This design comes from an exercise in tuning for small area, a short achievable clock period and few clock cycles per item on the open sky130 flow, not from production work.
RTL that was checked went through simulation tests only; none was proved equivalent to the original.
Some runs may be left out. An edit can pass the tests and still lose a function that they never use.
No functional check of the RTL was part of runs 7, 8, 15 and 16.

Figure 1. Clock tree branches (run 1).
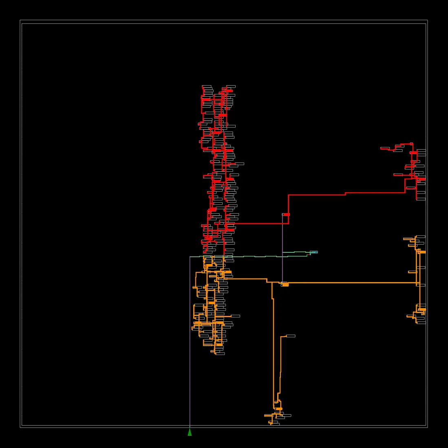
Figure 2. Pin map (run 1).
Pins as bars across the die edge, other pins in grey.
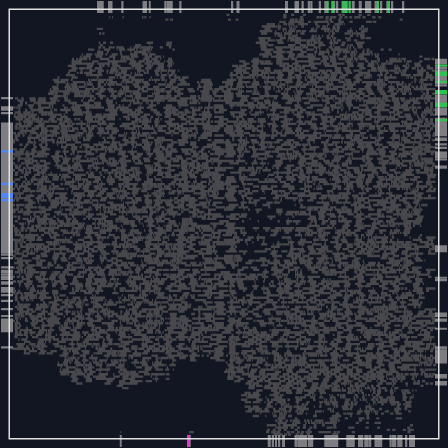
Figure 3. Wiring heat map (run 1).
25 x 25 tiles, from black (low) to pale yellow (high), scaled to the fullest tile. Values are wire area over tile area, all layers added.
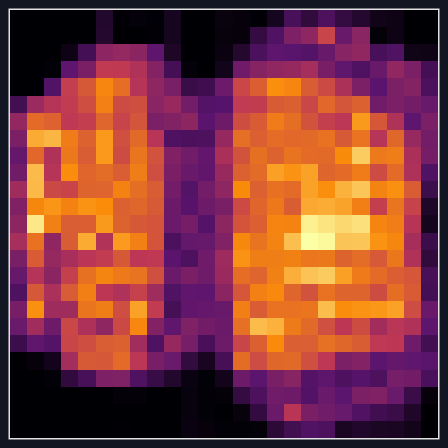
## flow/design.v in outline (module list and top-level ports)
// module gnn_fa: 3 lines
// module gnn_ha: 3 lines
// module top: 12951 lines
module top ( x0_node0, x1_node0, x2_node0, x3_node0,
x0_node1, x1_node1, x2_node1, x3_node1,
x0_node2, x1_node2, x2_node2, x3_node2,
x0_node3, x1_node3, x2_node3, x3_node3,
w04, w14, w24, w34,
w05, w15, w25, w35,
w06, w16, w26, w36,
w07, w17, w27, w37,
w48, w58, w68, w78,
w49, w59, w69, w79,
out0_node0, out1_node0,
out0_node1, out1_node1,
out0_node2, out1_node2,
out0_node3, out1_node3,
in_ready,
out10_ready_node0, out11_ready_node0,
out10_ready_node1, out11_ready_node1,
out10_ready_node2, out11_ready_node2,
out10_ready_node3, out11_ready_node3,
clk);
  // ...
==> flow/run.sh <==
#!/bin/bash
# synth_recipe.tcl (not shown) runs the flow's synth.tcl, then flattens the netlist and writes it again
# the make line also repeats each setting of config.mk as NAME=value (left out here)
make -C /OpenROAD-flow-scripts/flow DESIGN_CONFIG=/design/flow/config.mk WORK_HOME=/design/flow/orfs CLKGATE_MAP_FILE= SYNTH_SCRIPT=/design/flow/synth_recipe.tcl finish
==> flow/config.mk <==
export PLATFORM = sky130hd
export DESIGN_NAME = top
export DESIGN_NICKNAME = top
export VERILOG_FILES = /design/flow/design.v
export SDC_FILE = /design/flow/constraint.sdc
export NUM_CORES = 4
export LEC_CHECK = 0
export CAP_MARGIN = 20
export CORE_MARGIN = 2
export CORE_UTILIZATION = 45
export PLACE_DENSITY = 0.6
export SETUP_SLACK_MARGIN = 0.5
export SLEW_MARGIN = 20
export SYNTH_HIERARCHICAL = 1
export SYNTH_MINIMUM_KEEP_SIZE = 0
==> flow/constraint.sdc <==
create_clock -name core_clock -period 15.0 [get_ports {clk}]
set_input_delay 3.0000 -clock core_clock [delete_from_list [all_inputs] [get_ports {clk}]]
set_output_delay 3.0000 -clock core_clock [all_outputs]
set_load 0.01 [all_outputs]
==> results.txt, run 1 <==
Most common cell on crit path fa_1; die area 252,000 µm²; fraction of area in multi-input gates 0.839; Inverters excl. clock 534; CP required 12,000 ps; non-clock buffering overhead in the final layout 0.0420; Avg Synthesized Cell Area 11.2 µm²; Slew Limit Headroom 0.184; routed wire length 411,000 µm; antenna-violating nets left 0; Seq cells post-synth 232; vias after detailed routing 76,600; Worst EP arrival 10,250 ps; residual DRC count 0; Layout clock buffers 26; vias in the first global route 88,700; Synth Warn # 7; commonest non-fill, non-tap cell in the layout fa_1; hold depth 1; n_diodes 17; Synth Area in Compound Gates 0.0144; status finished clean; fin util 0.477; met3 Resource Use GR 0.118; Hold Path Class input port to register; most frequent cells in the layout 3,704 x fa_1, 2,638 x nand2_1, 952 x and2_1; met1 Resource Use GR 0.433; final worst-path cycle share 0.884; Critical Path Slowest Stage Cell edfxtp_1; first-pass GRT wire length 606,000 µm; Most Crowded Layer GR met2; Seq area share 0.0592; CTS Buf Count 25; critical path's top delay family adder cells; Multi-input gate area 98,700 µm²; Post-synth top flop edfxtp_1; clock-cell share of area 0.00733; global-route usage over all layers 0.335; Die H 502 µm; multi-input gates 8,333
Testbench counts for the RTL of run 1, summed over its fixed seeds: cycles 4,800, items 4,800.
Back to the opening pictures, Figure 1:
CTS sink count: 232
H-Tree Depth: 1
CTS root buffer: clkbuf_16

Back to the opening pictures, Figure 2:
colour	port	pins	direction	edge
magenta	clk	1	input	bottom
blue	w24	5	input	left
green	out1_node2	21	output	12 right, 9 top

Back to the opening pictures, Figure 3:
tiles over half the peak	41%
nearly empty tiles	14%
fullest tile	0.73

==> run 2, diff against run 1 <==
--- a/flow/config.mk
+++ b/flow/config.mk
@@ -9,7 +9,7 @@
 export CORE_MARGIN = 2
 export CORE_UTILIZATION = 45
 export PLACE_DENSITY = 0.6
-export SETUP_SLACK_MARGIN = 0.5
+export SETUP_SLACK_MARGIN = 4
 export SLEW_MARGIN = 20
 export SYNTH_HIERARCHICAL = 1
 export SYNTH_MINIMUM_KEEP_SIZE = 0
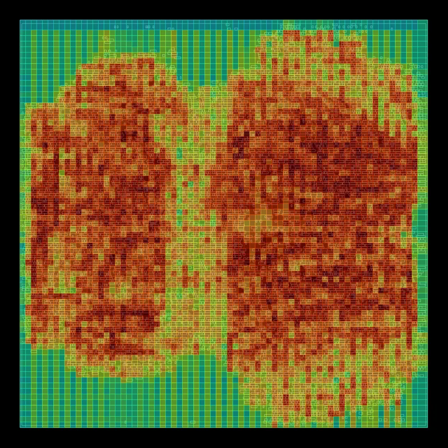
Figure 4: run 2, congestion heat map.
met2 Track Usage GR: 0.536
global-route usage over all layers: 0.382
fin util: 0.551
Most Crowded Layer GR: met2

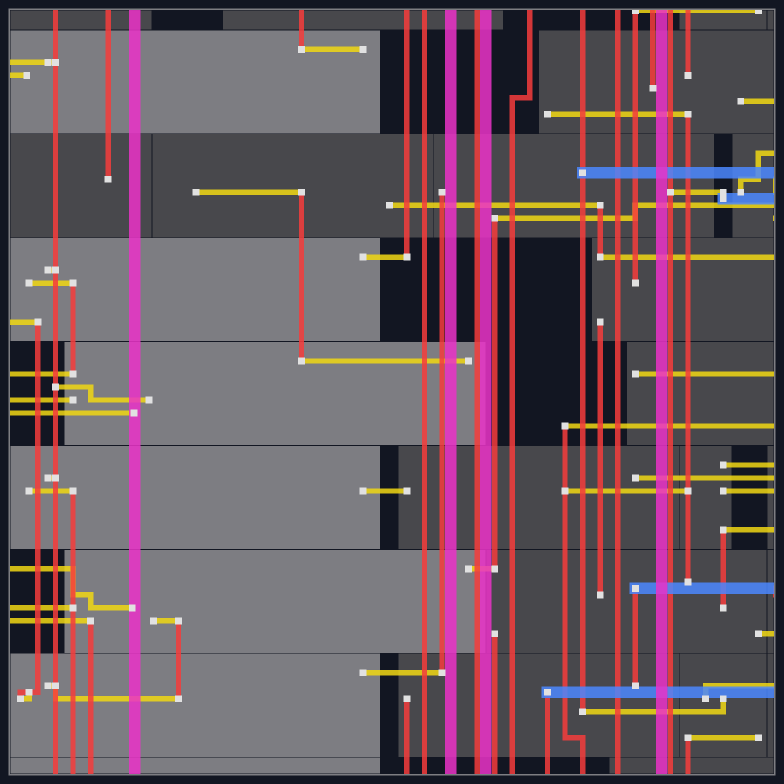
Figure 5: run 2, zoomed window.
Window x 241 to 261, y 141 to 161 µm. Cells in grey, sequential cells in the stronger grey; small squares are vias.
colour	layer
red	M2
blue	M3
yellow	M1
magenta	M4
sequential cells in the window	6
cells with their middle in the window	18
most frequent	edfxtp_1 (6), buf_12 (5), fa_1 (4)

==> results.txt, run 2 <==
Slew Limit Headroom 0.297; clock-cell share of area 0.00635; CTS Buf Count 25; Synth Area in Compound Gates 0.0144; Layout clock buffers 26; Post-synth top flop edfxtp_1; Die H 502 µm; die area 252,000 µm²; Critical Path Slowest Stage Cell fa_1; commonest non-fill, non-tap cell in the layout fa_1; routed wire length 481,000 µm; first-pass GRT wire length 679,000 µm; residual DRC count 0; Seq cells post-synth 232; CTS sink count 232; status finished clean; Inverters excl. clock 534; Most common cell on crit path fa_2; multi-input gates 8,333; met1 Resource Use GR 0.466; hold depth 1; CP required 12,000 ps; critical-path maximum fanout 11; antenna-violating nets left 0; non-clock buffering overhead in the final layout 0.142; final worst-path cycle share 0.762; met3 Resource Use GR 0.159; Multi-input gate area 102,000 µm²; CTS root buffer clkbuf_16; most frequent cells in the layout 3,098 x fa_1, 2,621 x nand2_1, 918 x and2_1; critical path's top delay family adder cells; H-Tree Depth 1; vias after detailed routing 84,300; Hold Path Class input port to register; vias in the first global route 94,600
==> run 3, diff against run 2 <==
--- a/flow/config.mk
+++ b/flow/config.mk
@@ -9,7 +9,7 @@
 export CORE_MARGIN = 2
 export CORE_UTILIZATION = 45
 export PLACE_DENSITY = 0.6
-export SETUP_SLACK_MARGIN = 4
+export SETUP_SLACK_MARGIN = 2.5
 export SLEW_MARGIN = 20
 export SYNTH_HIERARCHICAL = 1
 export SYNTH_MINIMUM_KEEP_SIZE = 0
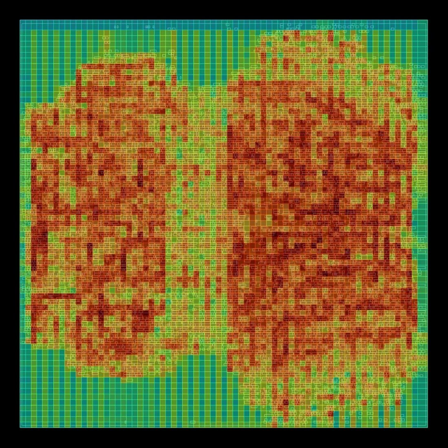
Figure 6: run 3, congestion heat map.
drt wl/cell: 31.1 µm
met1 Resource Use GR: 0.434
fin util: 0.495

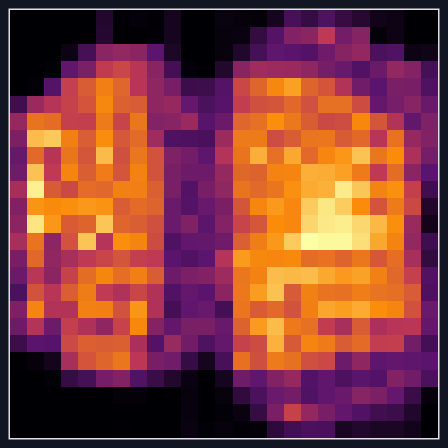
Figure 7: run 3, wiring heat map.
25 x 25 tiles, from black (low) to pale yellow (high), scaled to the fullest tile. Values are wire area over tile area, all layers added.
global-route usage over all layers: 0.336
routed wire length: 414,000 µm
vias after detailed routing: 78,300

==> results.txt, run 3 <==
status finished clean; Synth Area in Compound Gates 0.0144; vias per inst 5.88; critical path's top delay family adder cells; Slew Limit Headroom 0.186; most frequent cells in the layout 3,697 x fa_1, 2,638 x nand2_1, 952 x and2_1; residual DRC count 0; commonest non-fill, non-tap cell in the layout fa_1; Seq area share 0.0571; Critical Path Slowest Stage Cell edfxtp_1; vias in the first global route 89,400; crit path buf inv count 1; clock-cell share of area 0.00706; Synth Warn # 7; multi-input gates 8,333; met3 Resource Use GR 0.118; Initial Utilization 0.453; non-clock buffering overhead in the final layout 0.0760; die area 252,000 µm²; critical-path maximum fanout 10; Layout clock buffers 26; Worst EP arrival 9330 ps; Seq cells post-synth 232; antenna-violating nets left 0; Die H 502 µm; n_diodes 24; Avg Synthesized Cell Area 11.2 µm²; Hold Path Class input port to register; fraction of area in multi-input gates 0.809; Multi-input gate area 98,700 µm²; CTS sink count 232; H-Tree Depth 1; hold depth 1; first-pass GRT wire length 609,000 µm; CTS Buf Count 25; final worst-path cycle share 0.822; GR Overflow Total 0; Most common cell on crit path fa_1; Post-synth top flop edfxtp_1; CTS root buffer clkbuf_16; Yosys top cell by area fa_1
==> run 4, diff against run 3 <==
==> flow/flow/run.sh (new file) <==
#!/bin/bash
# The standard layout (standard.sh, standard synthesis unchanged), with the port
# buffers that placement inserts made plain buf_4 cells instead of the default
# delay buffer (clkdlybuf4s50_1). Every port still gets its own buffer.
set -euo pipefail
bash standard.sh 'BUFFER_PORTS_ARGS=-buffer_cell sky130_fd_sc_hd__buf_4' finish > make_finish.log 2>&1
==> flow/standard.sh (new file) <==
#!/bin/bash
# synth_recipe.tcl (not shown) runs the flow's synth.tcl, then flattens the netlist and writes it again
# the make line also repeats each setting of config.mk as NAME=value (left out here)
make -C /OpenROAD-flow-scripts/flow DESIGN_CONFIG=/design/flow/config.mk WORK_HOME=/design/flow/orfs CLKGATE_MAP_FILE= SYNTH_SCRIPT=/design/flow/synth_recipe.tcl "${@:-finish}"
removed: flow/run.sh
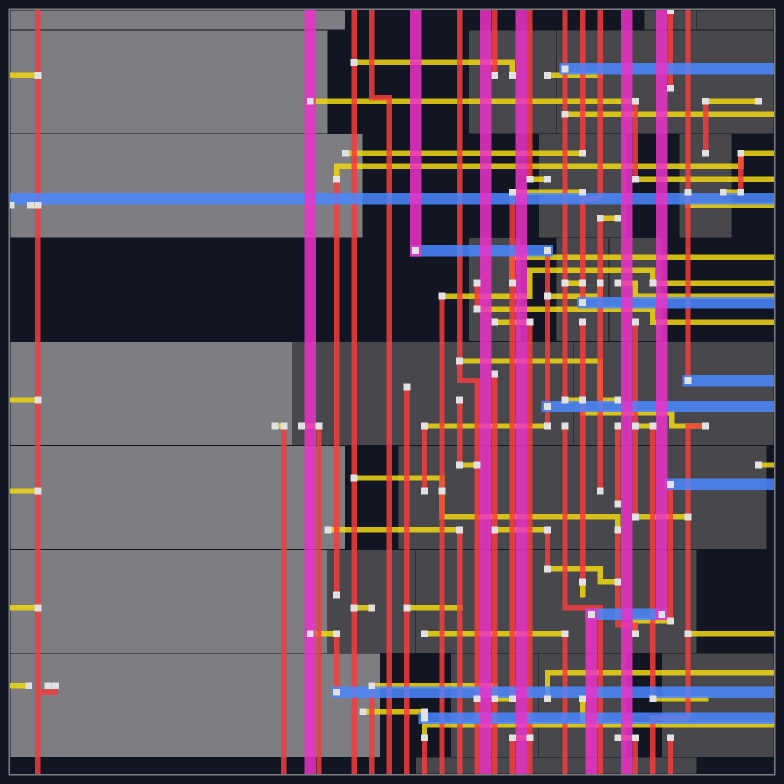
Figure 8: run 4, zoomed window.
Window x 241 to 261, y 141 to 161 µm. Cells in grey, sequential cells in the stronger grey; small squares are vias.
colour	layer
red	M2
blue	M3
yellow	M1
magenta	M4
most frequent	and2_1 (6), edfxtp_1 (6)
cells with their middle in the window	22
sequential cells in the window	6

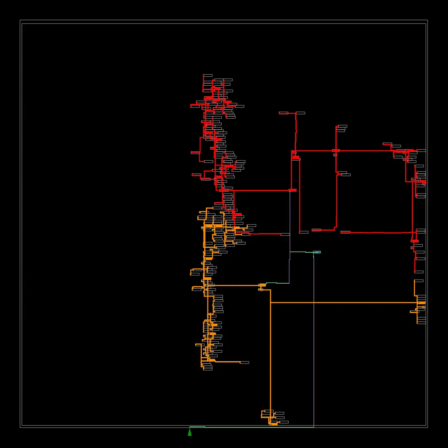
Figure 9: run 4, clock tree branches.
FFs & Latches: 232
CTS Buf Count: 26

==> results.txt, run 4 <==
antenna-violating nets left 0; fin util 0.472; vias per inst 5.94; Most common cell on crit path fa_1; commonest non-fill, non-tap cell in the layout fa_1; GR Overflow Total 0; Critical Path Slowest Stage Cell edfxtp_1; Synth Warn # 7; clock-cell share of area 0.00741; hold depth 1; met3 Resource Use GR 0.111; CTS sink count 232; Die H 502 µm; drt wl/cell 32.2 µm; multi-input gates 8,333; crit path buf inv count 2; routed wire length 416,000 µm; vias in the first global route 88,100; non-clock buffering overhead in the final layout 0.0314; fraction of area in multi-input gates 0.848; Worst EP arrival 9370 ps; Hold Path Class input port to register; status finished clean; Synth Area in Compound Gates 0.0144; Yosys top cell by area fa_1; most frequent cells in the layout 3,704 x fa_1, 2,638 x nand2_1, 952 x and2_1; Initial Utilization 0.453
==> run 5, diff against run 4 <==
--- a/flow/config.mk
+++ b/flow/config.mk
@@ -9,7 +9,7 @@
 export CORE_MARGIN = 2
 export CORE_UTILIZATION = 45
 export PLACE_DENSITY = 0.6
-export SETUP_SLACK_MARGIN = 2.5
+export SETUP_SLACK_MARGIN = 3.5
 export SLEW_MARGIN = 20
 export SYNTH_HIERARCHICAL = 1
 export SYNTH_MINIMUM_KEEP_SIZE = 0
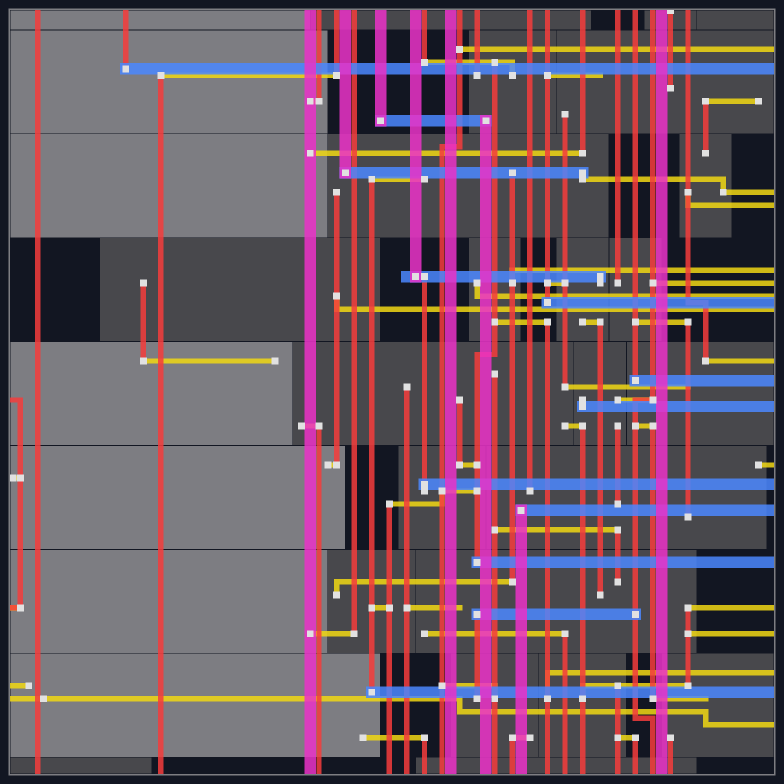
Figure 10: run 5, zoomed window.
Window x 241 to 261, y 141 to 161 µm. Cells in grey, sequential cells in the stronger grey; small squares are vias.

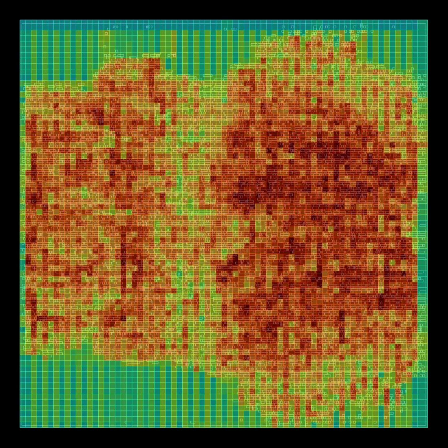
Figure 11: run 5, congestion heat map.
met1 Resource Use GR: 0.456
met3 Resource Use GR: 0.128
fin util: 0.507
global-route usage over all layers: 0.355

==> results.txt, run 5 <==
status finished clean; Post-Syn Instances 10,000; routed wire length 442,000 µm; final worst-path cycle share 0.765; Multi-input gate area 100,000 µm²; fraction of area in multi-input gates 0.801; H-Tree Depth 1; Avg Synthesized Cell Area 11.2 µm²; vias after detailed routing 80,100; residual DRC count 0; commonest non-fill, non-tap cell in the layout fa_1; met2 Track Usage GR 0.504; Slew Limit Headroom 0.249; crit path buf inv count 5; CP required 12,000 ps; non-clock buffering overhead in the final layout 0.0869; Pre-antenna DRT Iters 6; hold depth 1; vias in the first global route 90,700; most frequent cells in the layout 3,439 x fa_1, 2,638 x nand2_1, 948 x and2_1; Inverters excl. clock 534; Most common cell on crit path fa_1; CTS sink count 232; clock-cell share of area 0.00689; n_diodes 16; Initial Utilization 0.453; Worst EP arrival 8470 ps; critical path's top delay family adder cells; nets 14,300; antenna-violating nets left 0; GR Overflow Total 0; Hold Path Class input port to register; die area 252,000 µm²; Post-synth top flop edfxtp_1; Synth Area in Compound Gates 0.0144; Die H 502 µm; Critical Path Slowest Stage Cell or4b_2; Layout clock buffers 28; drt wl/cell 33.0 µm; vias per inst 5.97; CTS Buf Count 26
==> run 6, diff against run 5 <==
--- a/flow/config.mk
+++ b/flow/config.mk
@@ -7,8 +7,8 @@
 export LEC_CHECK = 0
 export CAP_MARGIN = 20
 export CORE_MARGIN = 2
-export CORE_UTILIZATION = 45
-export PLACE_DENSITY = 0.6
+export CORE_UTILIZATION = 60
+export PLACE_DENSITY = 0.7
 export SETUP_SLACK_MARGIN = 3.5
 export SLEW_MARGIN = 20
 export SYNTH_HIERARCHICAL = 1
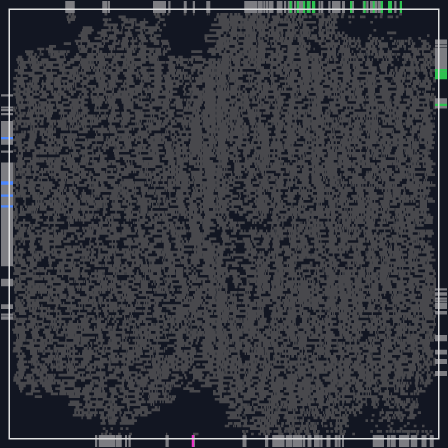
Figure 12: run 6, pin map.
Pins as bars across the die edge, other pins in grey.
colour	port	pins	direction	edge
blue	w24	5	input	left
green	out1_node2	21	output	14 top, 7 right
magenta	clk	1	input	bottom

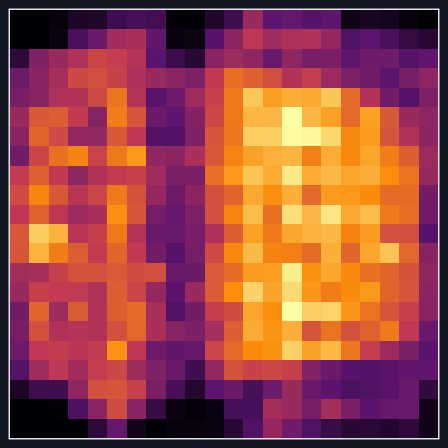
Figure 13: run 6, wiring heat map.
22 x 22 tiles, from black (low) to pale yellow (high), scaled to the fullest tile. Values are wire area over tile area, all layers added.
nearly empty tiles	3.7%
mean over tiles	0.41
tiles over half the peak	48%
densest ninth of the die	right middle

==> results.txt, run 6 <==
status finished clean; met2 Track Usage GR 0.644; GR Overflow Total 0; global-route usage over all layers 0.444; die area 190,000 µm²; Most common cell on crit path fa_1; Inverters excl. clock 534; H-Tree Depth 1; Slew Limit Headroom 0.223; ys async rst share 0; Die H 435 µm; CTS Buf Count 29; Post-Syn Instances 10,000; CP required 12,000 ps; vias after detailed routing 81,500; Worst EP arrival 8490 ps; clock-cell share of area 0.00747; CTS root buffer clkbuf_16; vias per inst 6.48; Post-synth top flop edfxtp_1; met1 Resource Use GR 0.541; non-clock buffering overhead in the final layout 0.0799; Initial Utilization 0.603; nets 14,200; commonest non-fill, non-tap cell in the layout fa_1; Critical Path Slowest Stage Cell fa_2; fin util 0.663; critical path's top delay family adder cells; Seq area share 0.0567; Layout clock buffers 31; Synth Area in Compound Gates 0.0144; fraction of area in multi-input gates 0.814; CTS sink count 232; Yosys top cell by area fa_1; Seq cells post-synth 232; most frequent cells in the layout 3,463 x fa_1, 2,636 x nand2_1, 948 x and2_1; Avg Synthesized Cell Area 11.2 µm²; antenna-violating nets left 0; drt wl/cell 33.0 µm; Most Crowded Layer GR met2; Hold Path Class input port to register; routed wire length 415,000 µm; met3 Resource Use GR 0.174; final worst-path cycle share 0.766; multi-input gates 8,333
## Run 7: large edit since run 6, in outline
flow/design.v: 12957 -> 13641 lines; modules unchanged: 2
  top: edited, 12951 -> 13635 lines
==> flow/run.sh (new file) <==
#!/bin/bash
# synth_recipe.tcl (not shown) runs the flow's synth.tcl, then flattens the netlist and writes it again
# the make line also repeats each setting of config.mk as NAME=value (left out here)
make -C /OpenROAD-flow-scripts/flow DESIGN_CONFIG=/design/flow/config.mk WORK_HOME=/design/flow/orfs CLKGATE_MAP_FILE= SYNTH_SCRIPT=/design/flow/synth_recipe.tcl finish
--- a/flow/config.mk
+++ b/flow/config.mk
@@ -10,5 +10,5 @@
 export CORE_UTILIZATION = 60
 export PLACE_DENSITY = 0.7
-export SETUP_SLACK_MARGIN = 3.5
+export SETUP_SLACK_MARGIN = 2.5
 export SLEW_MARGIN = 20
 export SYNTH_HIERARCHICAL = 1
removed: flow/flow/run.sh
removed: flow/standard.sh
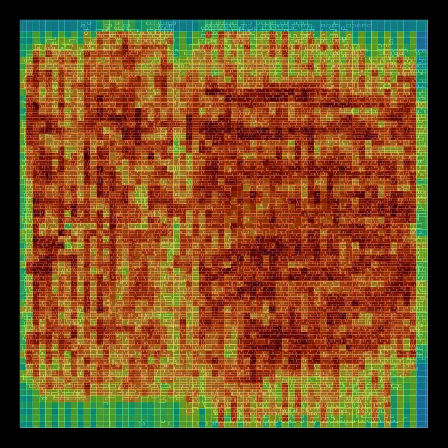
Figure 14: run 7, congestion heat map.
met2 Track Usage GR: 0.649
fin util: 0.666

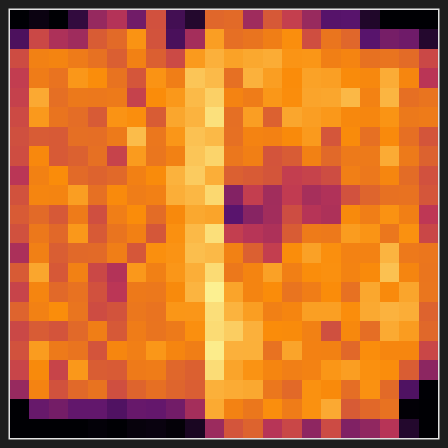
Figure 15: run 7, placement density heat map.
22 x 22 tiles, from black (low) to pale yellow (high), 0 to 100% covered.
fullest tile	97%
nearly empty tiles	3.7%
tiles over 75% full	28%
core area: 190,000 µm²
Initial Utilization: 0.602

==> results.txt, run 7 <==
Post-Syn Instances 10,300; fraction of area in multi-input gates 0.782; critical-path maximum fanout 11; GR Overflow Total 0; first-pass GRT wire length 615,000 µm; H-Tree Depth 1; vias per inst 6.29; CTS root buffer clkbuf_16; global-route usage over all layers 0.448; critical path's top delay family adder cells; Seq cells post-synth 272; vias in the first global route 94,000; non-clock buffering overhead in the final layout 0.0916; die area 194,000 µm²; Synth Area in Compound Gates 0.00811; nets 14,800; commonest non-fill, non-tap cell in the layout fa_1; Most common cell on crit path fa_1; met3 Resource Use GR 0.160; most frequent cells in the layout 3,749 x fa_1, 1,894 x nand2_1, 958 x nor2_1; Multi-input gate area 98,800 µm²; Most Crowded Layer GR met2; Seq area share 0.0647; vias after detailed routing 82,200; Die H 440 µm; final worst-path cycle share 0.821; Critical Path Slowest Stage Cell fa_2; n_diodes 18; routed wire length 418,000 µm; crit path buf inv count 5; status finished clean; antenna-violating nets left 0; ys async rst share 0; hold depth 1; met1 Resource Use GR 0.545; Worst EP arrival 9320 ps
==> run 8: too many edits to list; what changed since run 7 <==
flow/design.v: 13641 -> 13509 lines; modules unchanged: 2
  top: edited, 13635 -> 13503 lines
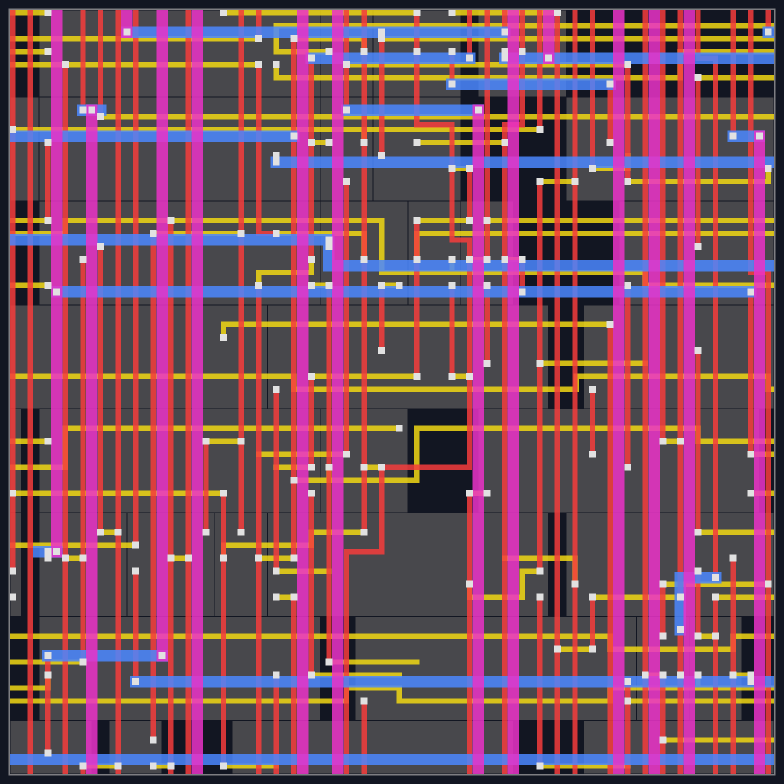
Figure 16: run 8, zoomed window.
Window x 209 to 229, y 121 to 141 µm. Cells in grey, sequential cells in the stronger grey; small squares are vias.
colour	layer
magenta	M4
blue	M3
yellow	M1
red	M2
most frequent	fa_1 (12), nand2_1 (8), and2_1 (7)
cells with their middle in the window	31
sequential cells in the window	0

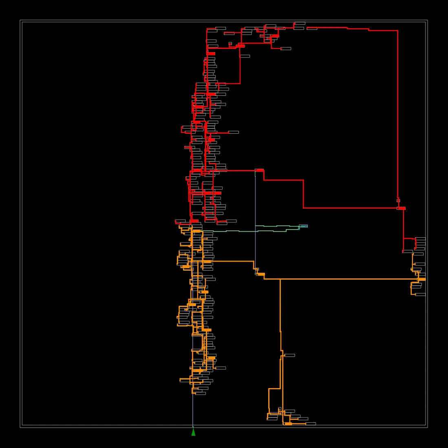
Figure 17: run 8, clock tree branches.
CTS Buf Count: 25

==> results.txt, run 8 <==
status finished clean; crit path buf inv count 5; hold depth 1; Pre-antenna DRT Iters 9; GR Overflow Total 0; vias after detailed routing 79,000; Multi-input gate area 99,200 µm²; met3 Resource Use GR 0.143; final worst-path cycle share 0.820; multi-input gates 8,220; fraction of area in multi-input gates 0.812; Layout clock buffers 29; antenna-violating nets left 0; nets 14,300; H-Tree Depth 1; CP required 12,000 ps; met1 Resource Use GR 0.542; non-clock buffering overhead in the final layout 0.0770; ys async rst share 0; Initial Utilization 0.602; Yosys top cell by area fa_1; Slew Limit Headroom 0.164; Critical Path Slowest Stage Cell clkdlybuf4s50_1; routed wire length 403,000 µm; FFs & Latches 232; Synth Area in Compound Gates 0.00838; core area 187,000 µm²; CTS sink count 232; critical path's top delay family adder cells; Post-Syn Instances 10,000; met2 Track Usage GR 0.638; Post-synth top flop edfxtp_1; CTS root buffer clkbuf_16; critical-path maximum fanout 18; commonest non-fill, non-tap cell in the layout fa_1; vias per inst 6.31; Synth Warn # 7; Die H 437 µm; global-route usage over all layers 0.435; drt wl/cell 32.2 µm; residual DRC count 0; most frequent cells in the layout 3,785 x fa_1, 2,667 x nand2_1, 945 x and2_1; clock-cell share of area 0.00661; n_diodes 20; Most Crowded Layer GR met2; Seq cells post-synth 232; Most common cell on crit path fa_1
## Run 9: large edit since run 8, in outline
flow/design.v: 13509 -> 13269 lines; modules unchanged: 2
  top: edited, 13503 -> 13263 lines
==> flow/flow/run.sh (new file) <==
#!/bin/bash
# The standard layout (standard.sh, standard synthesis unchanged), with the port
# buffers that placement inserts made plain buf_4 cells instead of the default
# delay buffer (clkdlybuf4s50_1). Every port still gets its own buffer.
set -euo pipefail
bash standard.sh 'BUFFER_PORTS_ARGS=-buffer_cell sky130_fd_sc_hd__buf_4' finish > make_finish.log 2>&1
==> flow/standard.sh (new file) <==
#!/bin/bash
# synth_recipe.tcl (not shown) runs the flow's synth.tcl, then flattens the netlist and writes it again
# the make line also repeats each setting of config.mk as NAME=value (left out here)
make -C /OpenROAD-flow-scripts/flow DESIGN_CONFIG=/design/flow/config.mk WORK_HOME=/design/flow/orfs CLKGATE_MAP_FILE= SYNTH_SCRIPT=/design/flow/synth_recipe.tcl "${@:-finish}"
--- a/flow/config.mk
+++ b/flow/config.mk
@@ -8,7 +8,7 @@
 export CAP_MARGIN = 20
 export CORE_MARGIN = 2
-export CORE_UTILIZATION = 60
-export PLACE_DENSITY = 0.7
-export SETUP_SLACK_MARGIN = 2.5
+export CORE_UTILIZATION = 45
+export PLACE_DENSITY = 0.6
+export SETUP_SLACK_MARGIN = 4.2
 export SLEW_MARGIN = 20
 export SYNTH_HIERARCHICAL = 1
removed: flow/run.sh
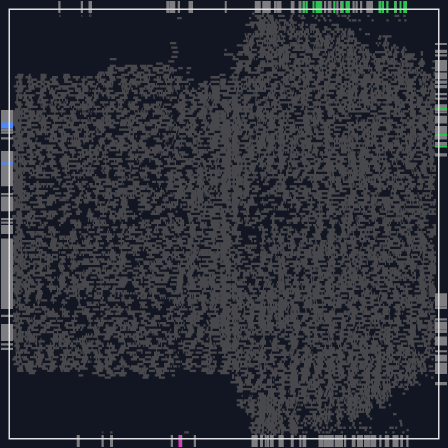
Figure 18: run 9, pin map.
Pins as bars across the die edge, other pins in grey.
colour	port	pins	direction	edge
blue	w24	5	input	left
green	out1_node2	21	output	18 top, 3 right
magenta	clk	1	input	bottom

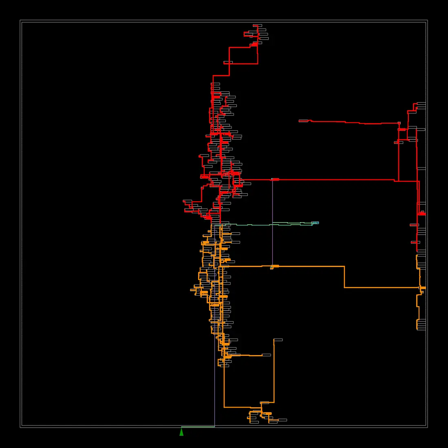
Figure 19: run 9, clock tree branches.

==> results.txt, run 9 <==
status finished clean; met2 Track Usage GR 0.524; Seq cells post-synth 232; met1 Resource Use GR 0.448; Avg Synthesized Cell Area 11.2 µm²; vias in the first global route 94,900; FFs & Latches 232; global-route usage over all layers 0.357; Worst EP arrival 7970 ps; crit path buf inv count 8; CTS sink count 232; ys async rst share 0; Slew Limit Headroom 0.353; Hold Path Class input port to register; H-Tree Depth 1; Multi-input gate area 106,000 µm²; CTS Buf Count 25; drt wl/cell 33.4 µm; Layout clock buffers 29; multi-input gates 8,584; routed wire length 468,000 µm; CTS root buffer clkbuf_16; critical path's top delay family adder cells; final worst-path cycle share 0.732; hold depth 1; nets 15,000
Testbench counts for the RTL of run 9, summed over its fixed seeds: cycles 4,800, items 4,800.
==> run 10, diff against run 9 <==
--- a/flow/config.mk
+++ b/flow/config.mk
@@ -9,7 +9,8 @@
 export CORE_MARGIN = 2
 export CORE_UTILIZATION = 45
 export PLACE_DENSITY = 0.6
-export SETUP_SLACK_MARGIN = 4.2
+export SETUP_SLACK_MARGIN = 3.5
 export SLEW_MARGIN = 20
 export SYNTH_HIERARCHICAL = 1
 export SYNTH_MINIMUM_KEEP_SIZE = 0
+export TNS_END_PERCENT = 20
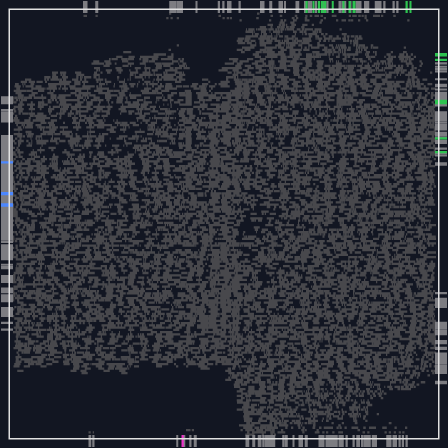
Figure 20: run 10, pin map.
Pins as bars across the die edge, other pins in grey.
die width: 512 µm
number of port buffers: 369
Die H: 512 µm

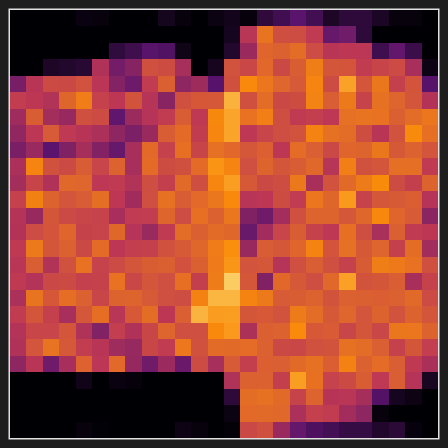
Figure 21: run 10, placement density heat map.
26 x 26 tiles, from black (low) to pale yellow (high), 0 to 100% covered.
tiles over 75% full	2.7%
fullest tile	89%
mean over tiles	46%
nearly empty tiles	15%

==> results.txt, run 10 <==
Most Crowded Layer GR met2; Synth Area in Compound Gates 0.0188; fin util 0.484; Seq area share 0.0561; Slew Limit Headroom 0.272; critical path's top delay family adder cells; drt wl/cell 31.8 µm; Inverters excl. clock 654; Layout clock buffers 31; Synth Warn # 7; die area 262,000 µm²; status finished clean; most frequent cells in the layout 3,847 x fa_1, 2,643 x nand2_1, 930 x and2_1; Most common cell on crit path fa_1; CTS sink count 232; FFs & Latches 232; n_diodes 24; Post-synth top flop edfxtp_1; first-pass GRT wire length 637,000 µm; non-clock buffering overhead in the final layout 0.0576; H-Tree Depth 1; Multi-input gate area 103,000 µm²; ys async rst share 0; antenna-violating nets left 0; commonest non-fill, non-tap cell in the layout fa_1; fraction of area in multi-input gates 0.825; GR Overflow Total 0; clock-cell share of area 0.00685; routed wire length 433,000 µm; CTS Buf Count 26; met2 Track Usage GR 0.504; hold depth 1; multi-input gates 8,584; Post-Syn Instances 10,400; CTS root buffer clkbuf_16; vias per inst 5.94; Critical Path Slowest Stage Cell edfxtp_1; final worst-path cycle share 0.759; nets 14,500; vias after detailed routing 80,800; Worst EP arrival 8380 ps; residual DRC count 0; CP required 12,000 ps
==> run 11, diff against run 10 <==
--- a/flow/config.mk
+++ b/flow/config.mk
@@ -13,4 +13,3 @@
 export SLEW_MARGIN = 20
 export SYNTH_HIERARCHICAL = 1
 export SYNTH_MINIMUM_KEEP_SIZE = 0
-export TNS_END_PERCENT = 20
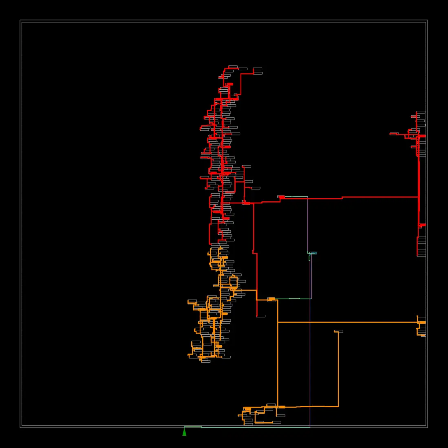
Figure 22: run 11, clock tree branches.
CTS Buf Count: 26

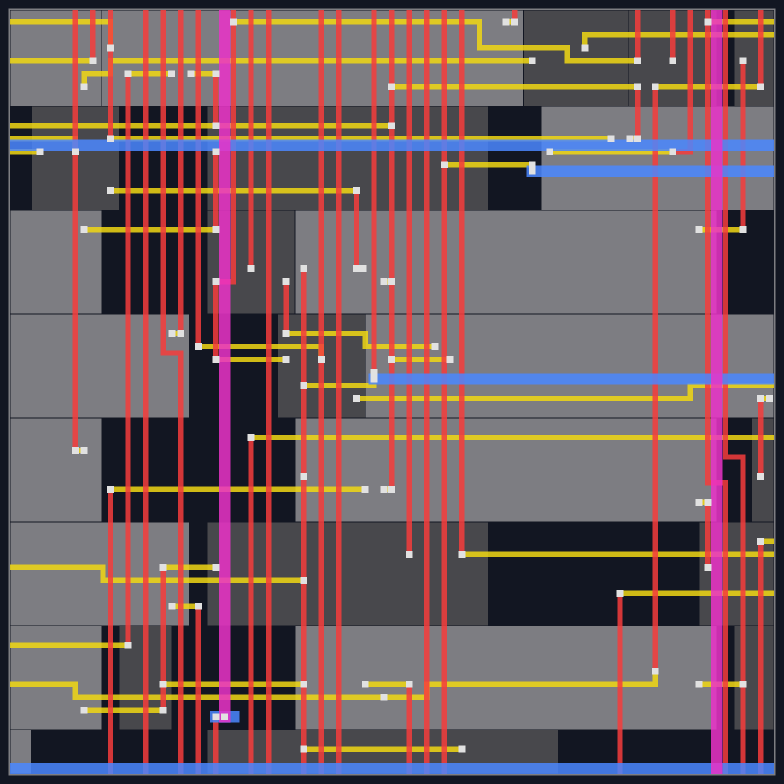
Figure 23: run 11, zoomed window.
Window x 246 to 266, y 143 to 163 µm. Cells in grey, sequential cells in the stronger grey; small squares are vias.
colour	layer
red	M2
magenta	M4
blue	M3
yellow	M1
sequential cells in the window	6
cells with their middle in the window	14
most frequent	edfxtp_1 (6), nor2b_1 (4), buf_12 (2)

==> results.txt, run 11 <==
crit path buf inv count 4; Inverters excl. clock 654; Post-Syn Instances 10,400; Slew Limit Headroom 0.261; met1 Resource Use GR 0.437; Multi-input gate area 103,000 µm²; met2 Track Usage GR 0.505; Post-synth top flop edfxtp_1; most frequent cells in the layout 3,847 x fa_1, 2,643 x nand2_1, 930 x and2_1; antenna-violating nets left 0; routed wire length 433,000 µm; Most Crowded Layer GR met2; Pre-antenna DRT Iters 6; Seq cells post-synth 232; status finished clean; vias after detailed routing 80,700; critical path's top delay family adder cells; first-pass GRT wire length 637,000 µm; final worst-path cycle share 0.756; CTS root buffer clkbuf_16; multi-input gates 8,584; met3 Resource Use GR 0.106; clock-cell share of area 0.00684; hold depth 1; vias per inst 5.92; GR Overflow Total 0; fraction of area in multi-input gates 0.824; ys async rst share 0; drt wl/cell 31.8 µm; fin util 0.485; n_diodes 15; Synth Warn # 7; H-Tree Depth 1; die width 512 µm; Initial Utilization 0.452
==> run 12, diff against run 11 <==
--- a/flow/config.mk
+++ b/flow/config.mk
@@ -8,7 +8,8 @@
 export CAP_MARGIN = 20
 export CORE_MARGIN = 2
 export CORE_UTILIZATION = 45
-export PLACE_DENSITY = 0.6
+export GPL_ROUTABILITY_DRIVEN = 0
+export PLACE_DENSITY = 0.75
 export SETUP_SLACK_MARGIN = 3.5
 export SLEW_MARGIN = 20
 export SYNTH_HIERARCHICAL = 1
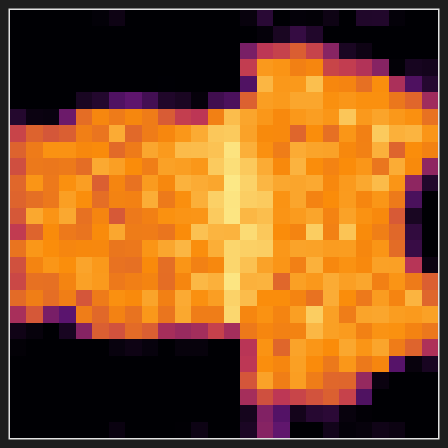
Figure 24: run 12, placement density heat map.
26 x 26 tiles, from black (low) to pale yellow (high), 0 to 100% covered.
densest ninth of the die	middle
nearly empty tiles	29%
tiles over 75% full	30%
fullest tile	95%

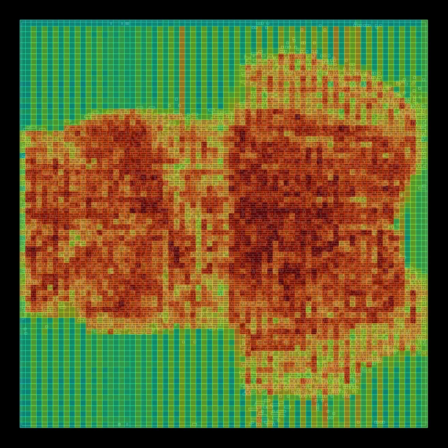
Figure 25: run 12, congestion heat map.
met1 Resource Use GR: 0.379
global-route usage over all layers: 0.313
met2 Track Usage GR: 0.439
met3 Resource Use GR: 0.161

==> results.txt, run 12 <==
Yosys top cell by area fa_1; CTS root buffer clkbuf_16; Seq cells post-synth 232; commonest non-fill, non-tap cell in the layout fa_1; multi-input gates 8,584; FFs & Latches 232; nets 14,600; Critical Path Slowest Stage Cell edfxtp_1; Seq area share 0.0560; H-Tree Depth 1; CTS sink count 232; residual DRC count 0; status finished clean; most frequent cells in the layout 3,847 x fa_1, 2,643 x nand2_1, 930 x and2_1; Die H 512 µm; Most Crowded Layer GR met2; Slew Limit Headroom 0.221; Synth Area in Compound Gates 0.0188; Avg Synthesized Cell Area 11.2 µm²; final worst-path cycle share 0.764; die width 512 µm; critical path's top delay family adder cells; Initial Utilization 0.452; CTS Buf Count 25; GR Overflow Total 0; core area 256,000 µm²; ys async rst share 0; Layout clock buffers 28; Post-Syn Instances 10,400; Post-synth top flop edfxtp_1; clock-cell share of area 0.00650; vias per inst 6.06; first-pass GRT wire length 597,000 µm; non-clock buffering overhead in the final layout 0.0602; die area 262,000 µm²
==> run 13, diff against run 12 <==
--- a/flow/config.mk
+++ b/flow/config.mk
@@ -8,9 +8,8 @@
 export CAP_MARGIN = 20
 export CORE_MARGIN = 2
 export CORE_UTILIZATION = 45
-export GPL_ROUTABILITY_DRIVEN = 0
-export PLACE_DENSITY = 0.75
-export SETUP_SLACK_MARGIN = 3.5
+export PLACE_DENSITY = 0.6
+export SETUP_SLACK_MARGIN = 3.75
 export SLEW_MARGIN = 20
 export SYNTH_HIERARCHICAL = 1
 export SYNTH_MINIMUM_KEEP_SIZE = 0
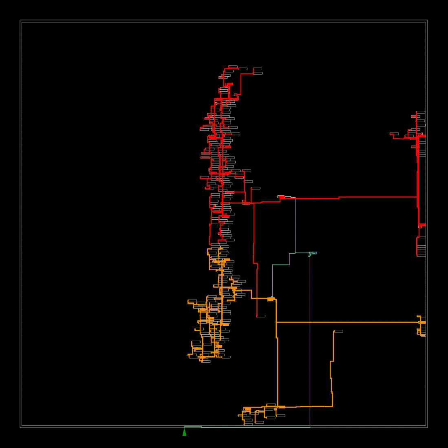
Figure 26: run 13, clock tree branches.

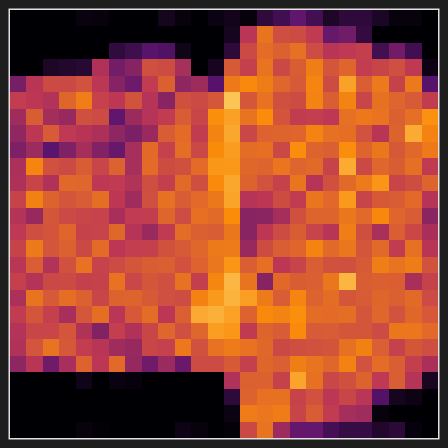
Figure 27: run 13, placement density heat map.
26 x 26 tiles, from black (low) to pale yellow (high), 0 to 100% covered.
core area: 256,000 µm²
Initial Utilization: 0.452
fin util: 0.494

==> results.txt, run 13 <==
status finished clean; CTS root buffer clkbuf_16; commonest non-fill, non-tap cell in the layout fa_1; Met2 Wirelength 192,000 µm; met2 Track Usage GR 0.506; number of port buffers 369; critical path's top delay family adder cells; met3 Resource Use GR 0.109; antenna-violating nets left 0; met1 Resource Use GR 0.436; global-route usage over all layers 0.340; die width 512 µm; fraction of synthesized area in multiplexers 0.0000864; H-Tree Depth 1; vias per inst 5.96; Most Crowded Layer GR met2; Synth Warn # 7; multi-input gates 8,584; Pre-antenna DRT Iters 7; CTS sink count 232; FFs & Latches 232; post-route cell area 127,000 µm²; Inverters excl. clock 654; CTS Buf Count 26; Layout area overhead 9.24%; drt wl/cell 32.6 µm; Multi-input gate area 103,000 µm²; Post-synth top flop edfxtp_1; nets 14,700; Layout clock buffers 31; n_diodes 21; die area 262,000 µm²; Seq area share 0.0550; residual DRC count 0; first-pass GRT wire length 641,000 µm; crit path buf inv count 4; clock-cell share of area 0.00672; vias in the first global route 93,100; Seq cells post-synth 232; fraction of area in multi-input gates 0.813; Slew Limit Headroom 0.274; Hold Path Class input port to register; Most common cell on crit path fa_1; non-clock buffering overhead in the final layout 0.0725; final worst-path cycle share 0.744; hold depth 1; GR Overflow Total 0; Avg Synthesized Cell Area 11.2 µm²; routed wire length 448,000 µm; most frequent cells in the layout 3,797 x fa_1, 2,643 x nand2_1, 930 x and2_1
==> run 14, diff against run 13 <==
--- a/flow/config.mk
+++ b/flow/config.mk
@@ -7,9 +7,9 @@
 export LEC_CHECK = 0
 export CAP_MARGIN = 20
 export CORE_MARGIN = 2
-export CORE_UTILIZATION = 45
-export PLACE_DENSITY = 0.6
-export SETUP_SLACK_MARGIN = 3.75
+export CORE_UTILIZATION = 60
+export PLACE_DENSITY = 0.7
+export SETUP_SLACK_MARGIN = 3.5
 export SLEW_MARGIN = 20
 export SYNTH_HIERARCHICAL = 1
 export SYNTH_MINIMUM_KEEP_SIZE = 0
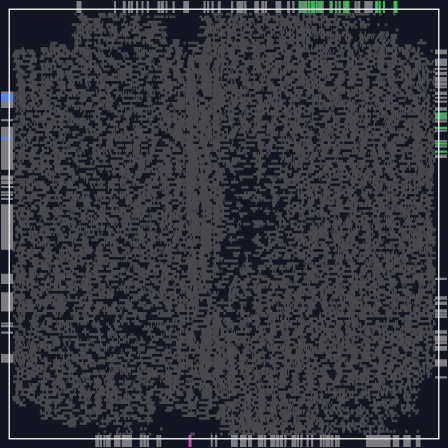
Figure 28: run 14, pin map.
Pins as bars across the die edge, other pins in grey.
colour	port	pins	direction	edge
blue	w24	5	input	left
magenta	clk	1	input	bottom
green	out1_node2	21	output	16 top, 5 right
all pins by edge	118 left, 110 bottom, 88 top, 62 right

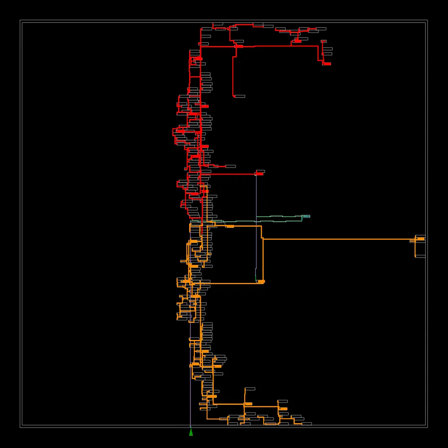
Figure 29: run 14, clock tree branches.

==> results.txt, run 14 <==
Post-synth top flop edfxtp_1; die area 197,000 µm²; Yosys top cell by area fa_1; ys async rst share 0; crit path buf inv count 3; Seq area share 0.0563; CTS root buffer clkbuf_16; Met2 Wirelength 179,000 µm; residual DRC count 0; met1 Resource Use GR 0.539; GR Overflow Total 0; status finished clean; multi-input gates 8,584; Hold Path Class input port to register; vias after detailed routing 80,900; Critical Path Slowest Stage Cell fa_2; number of port buffers 369; Die H 444 µm; Most Crowded Layer GR met2; Synth Area in Compound Gates 0.0188; vias per inst 6.34; Post-Syn Instances 10,400; critical path's top delay family adder cells; Initial Utilization 0.603; core area 192,000 µm²; drt wl/cell 32.2 µm; Most common cell on crit path fa_1; Avg Synthesized Cell Area 11.2 µm²; Multi-input gate area 103,000 µm²; Layout area overhead 6.67%; Pre-antenna DRT Iters 7
==> run 15: too many edits to list; what changed since run 14 <==
flow/design.v: 13269 -> 14349 lines; modules unchanged: 2
  top: edited, 13263 -> 14343 lines
--- a/flow/config.mk
+++ b/flow/config.mk
@@ -8,6 +8,6 @@
 export CAP_MARGIN = 20
 export CORE_MARGIN = 2
-export CORE_UTILIZATION = 60
-export PLACE_DENSITY = 0.7
+export CORE_UTILIZATION = 45
+export PLACE_DENSITY = 0.6
 export SETUP_SLACK_MARGIN = 3.5
 export SLEW_MARGIN = 20
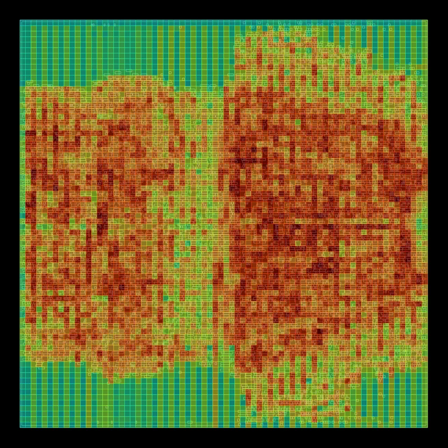
Figure 30: run 15, congestion heat map.
fin util: 0.485
met1 Resource Use GR: 0.431

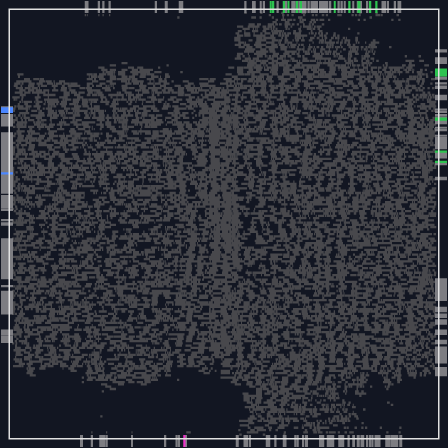
Figure 31: run 15, pin map.
Pins as bars across the die edge, other pins in grey.
colour	port	pins	direction	edge
green	out1_node2	21	output	12 top, 9 right
magenta	clk	1	input	bottom
blue	w24	5	input	left
all pins by edge	145 left, 101 right, 68 bottom, 64 top
Die H: 511 µm
die width: 511 µm

==> results.txt, run 15 <==
status finished clean; Synth Area in Compound Gates 0.0165; fraction of synthesized area in multiplexers 0.000433; Layout clock buffers 30; Avg Synthesized Cell Area 11.2 µm²; residual DRC count 0; Critical Path Slowest Stage Cell fa_1; Layout area overhead 7.63%; drt wl/cell 31.5 µm; most frequent cells in the layout 3,849 x fa_1, 2,655 x nand2_1, 931 x and2_1; met3 Resource Use GR 0.112; Initial Utilization 0.451; Post-Syn Instances 10,300; critical path's top delay family adder cells; Worst EP arrival 8330 ps; vias after detailed routing 79,900; fraction of area in multi-input gates 0.822; CTS root buffer clkbuf_16; GR Overflow Total 0; critical-path maximum fanout 24; CTS sink count 232; met2 Track Usage GR 0.489; n_diodes 21; Most Crowded Layer GR met2; H-Tree Depth 1; hold depth 1; routed wire length 428,000 µm; vias in the first global route 91,600; Slew Limit Headroom 0.271; vias per inst 5.88; Hold Path Class input port to register; first-pass GRT wire length 628,000 µm; commonest non-fill, non-tap cell in the layout fa_1; Post-synth top flop edfxtp_1; core area 256,000 µm²; Seq area share 0.0560; antenna-violating nets left 0; nets 14,500; FFs & Latches 232; Met2 Wirelength 183,000 µm; clock-cell share of area 0.00664; CTS Buf Count 26; multi-input gates 8,538; number of port buffers 369; Tap Count 3,384; Seq cells post-synth 232
==> run 16, diff against run 15 <==
--- a/flow/config.mk
+++ b/flow/config.mk
@@ -9,7 +9,7 @@
 export CORE_MARGIN = 2
 export CORE_UTILIZATION = 45
 export PLACE_DENSITY = 0.6
-export SETUP_SLACK_MARGIN = 3.5
+export SETUP_SLACK_MARGIN = 3.0
 export SLEW_MARGIN = 20
 export SYNTH_HIERARCHICAL = 1
 export SYNTH_MINIMUM_KEEP_SIZE = 0
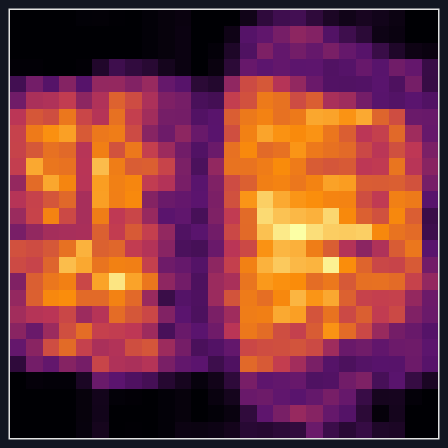
Figure 32: run 16, wiring heat map.
26 x 26 tiles, from black (low) to pale yellow (high), scaled to the fullest tile. Values are wire area over tile area, all layers added.
tiles over half the peak	40%
nearly empty tiles	13%
fullest tile	0.74
routed wire length: 422,000 µm
vias after detailed routing: 78,800
global-route usage over all layers: 0.331
drt wl/cell: 31.6 µm

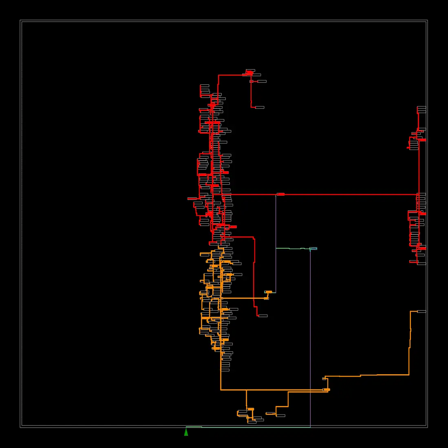
Figure 33: run 16, clock tree branches.

==> results.txt, run 16 <==
CTS sink count 232; Met2 Wirelength 181,000 µm; CTS Buf Count 26; commonest non-fill, non-tap cell in the layout fa_1; status finished clean; fraction of synthesized area in multiplexers 0.000433; multi-input gates 8,538; Layout area overhead 4.55%; crit path buf inv count 2; Yosys top cell by area fa_1; number of port buffers 369; met3 Resource Use GR 0.110; Hold Path Class input port to register; final worst-path cycle share 0.790; fraction of area in multi-input gates 0.845; Seq cells post-synth 232; CTS root buffer clkbuf_16; critical-path maximum fanout 10; Post-Syn Instances 10,300; Die H 511 µm; non-clock buffering overhead in the final layout 0.0345; Synth Warn # 7; clock-cell share of area 0.00683; residual DRC count 0; Tap Count 3,384; H-Tree Depth 1; Critical Path Slowest Stage Cell edfxtp_1; Initial Utilization 0.451; post-route cell area 121,000 µm²; hold depth 1; met2 Track Usage GR 0.488; Inverters excl. clock 673; Avg Synthesized Cell Area 11.2 µm²; Worst EP arrival 8850 ps; core area 256,000 µm²; n_diodes 25; die area 261,000 µm²; Post-synth top flop edfxtp_1; Most common cell on crit path fa_1; ys async rst share 0; CP required 12,000 ps; first-pass GRT wire length 623,000 µm

==> notes/layouts.md <==
Pictures saved along the way, in no particular order.

Wiring heat map.
picture 1
26 x 26 tiles, from black (low) to pale yellow (high), scaled to the fullest tile. Values are wire area over tile area, all layers added.
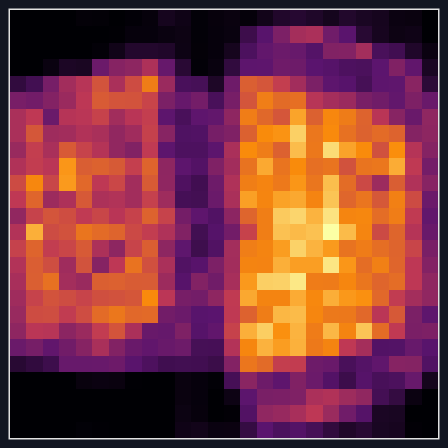
picture 2
22 x 22 tiles, from black (low) to pale yellow (high), scaled to the fullest tile. Values are wire area over tile area, all layers added.
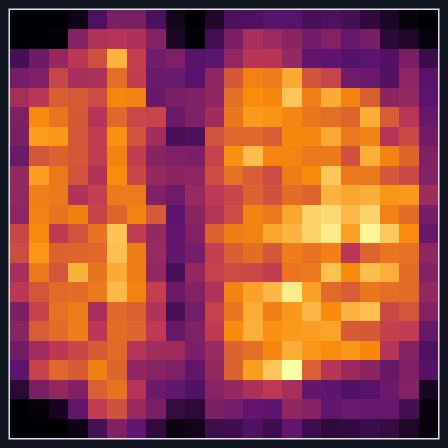
picture 3
25 x 25 tiles, from black (low) to pale yellow (high), scaled to the fullest tile. Values are wire area over tile area, all layers added.
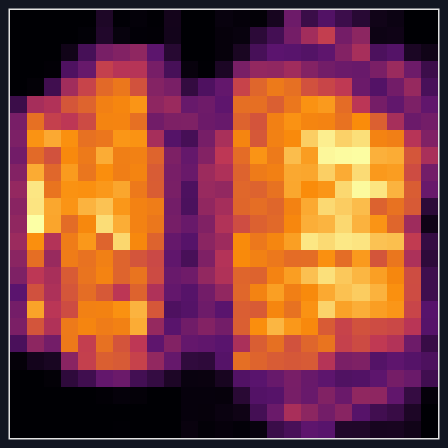
picture 4
26 x 26 tiles, from black (low) to pale yellow (high), scaled to the fullest tile. Values are wire area over tile area, all layers added.
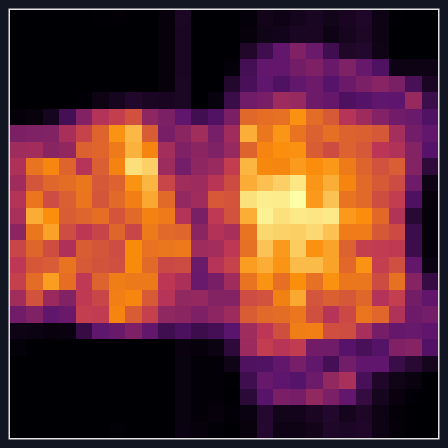
picture 5
26 x 26 tiles, from black (low) to pale yellow (high), scaled to the fullest tile. Values are wire area over tile area, all layers added.
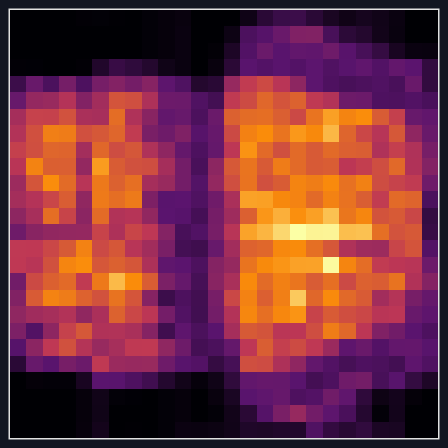
picture 6
22 x 22 tiles, from black (low) to pale yellow (high), scaled to the fullest tile. Values are wire area over tile area, all layers added.
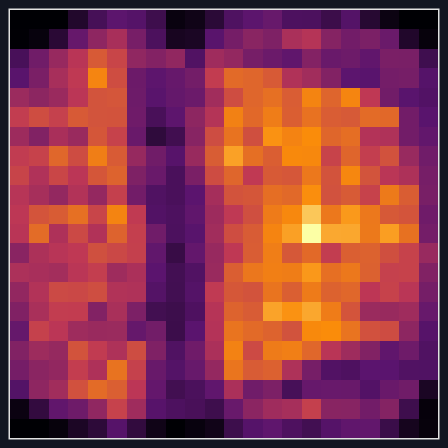
- run 15 = picture 5
- run 13 = picture 1
- run 2 = picture 3
- run 12 = picture 4
- run 8 = picture 2
- run 14 = picture 6

Key to picture 2:
densest ninth of the die	right middle
mean over tiles	0.39
tiles over half the peak	52%
fullest tile	0.79
nearly empty tiles	3.5%

## re-timing with driven ports
The flow's constraints put no driver on any port. The routed layouts listed below were extracted and timed again, unchanged, in two steps. Step 1 sets driving cells, clkbuf_16 on the clock port and buf_2 on the other inputs (assumed; they add their load-dependent delay and slew). Step 2 also shifts input and output timing later by t, the mid clock arrival at the registers, as if the neighbouring blocks saw the same clock. Three values: no drivers, after step 1, after step 2; two values: the first two.
| run | t, ns | setup WS [ns] | slew at the worst register clock pin (ns) | cell pins on the clock port's net |
|---|---|---|---|---|
| run 1 | 0.697 | 1.746 / 1.661 / 2.358 | 0.07 / 0.07 | 1 |
| run 2 | 0.702 | 3.575 / 3.489 / 3.420 | 0.07 / 0.07 | 1 |
| run 3 | 0.696 | 2.671 / 2.585 / 2.343 | 0.07 / 0.07 | 1 |
| run 4 | 0.698 | 2.626 / 2.551 / 3.024 | 0.08 / 0.08 | 1 |
| run 5 | 0.718 | 3.528 / 3.453 / 3.082 | 0.08 / 0.08 | 1 |
| run 6 | 0.703 | 3.507 / 3.431 / 2.988 | 0.09 / 0.09 | 1 |
| run 7 | 0.712 | 2.678 / 2.596 / 2.117 | 0.08 / 0.08 | 1 |
| run 8 | 0.707 | 2.699 / 2.613 / 2.215 | 0.10 / 0.10 | 1 |
| run 9 | 0.721 | 4.027 / 3.933 / 3.611 | 0.09 / 0.09 | 1 |
| run 10 | 0.724 | 3.619 / 3.526 / 3.140 | 0.09 / 0.09 | 1 |
| run 11 | 0.710 | 3.655 / 3.578 / 3.130 | 0.09 / 0.09 | 1 |
| run 12 | 0.726 | 3.546 / 3.452 / 3.138 | 0.07 / 0.07 | 1 |
| run 13 | 0.710 | 3.842 / 3.759 / 3.294 | 0.09 / 0.09 | 1 |
| run 14 | 0.692 | 3.582 / 3.493 / 3.286 | 0.07 / 0.07 | 1 |
| run 15 | 0.696 | 3.674 / 3.590 / 3.115 | 0.10 / 0.10 | 1 |
| run 16 | 0.690 | 3.154 / 3.077 / 3.125 | 0.09 / 0.09 | 1 |
After both steps every run listed still meets setup and hold. For run 7, which loses most, drivers alone change the setup slack by -0.082 ns; drivers and shift together by -0.561 ns.
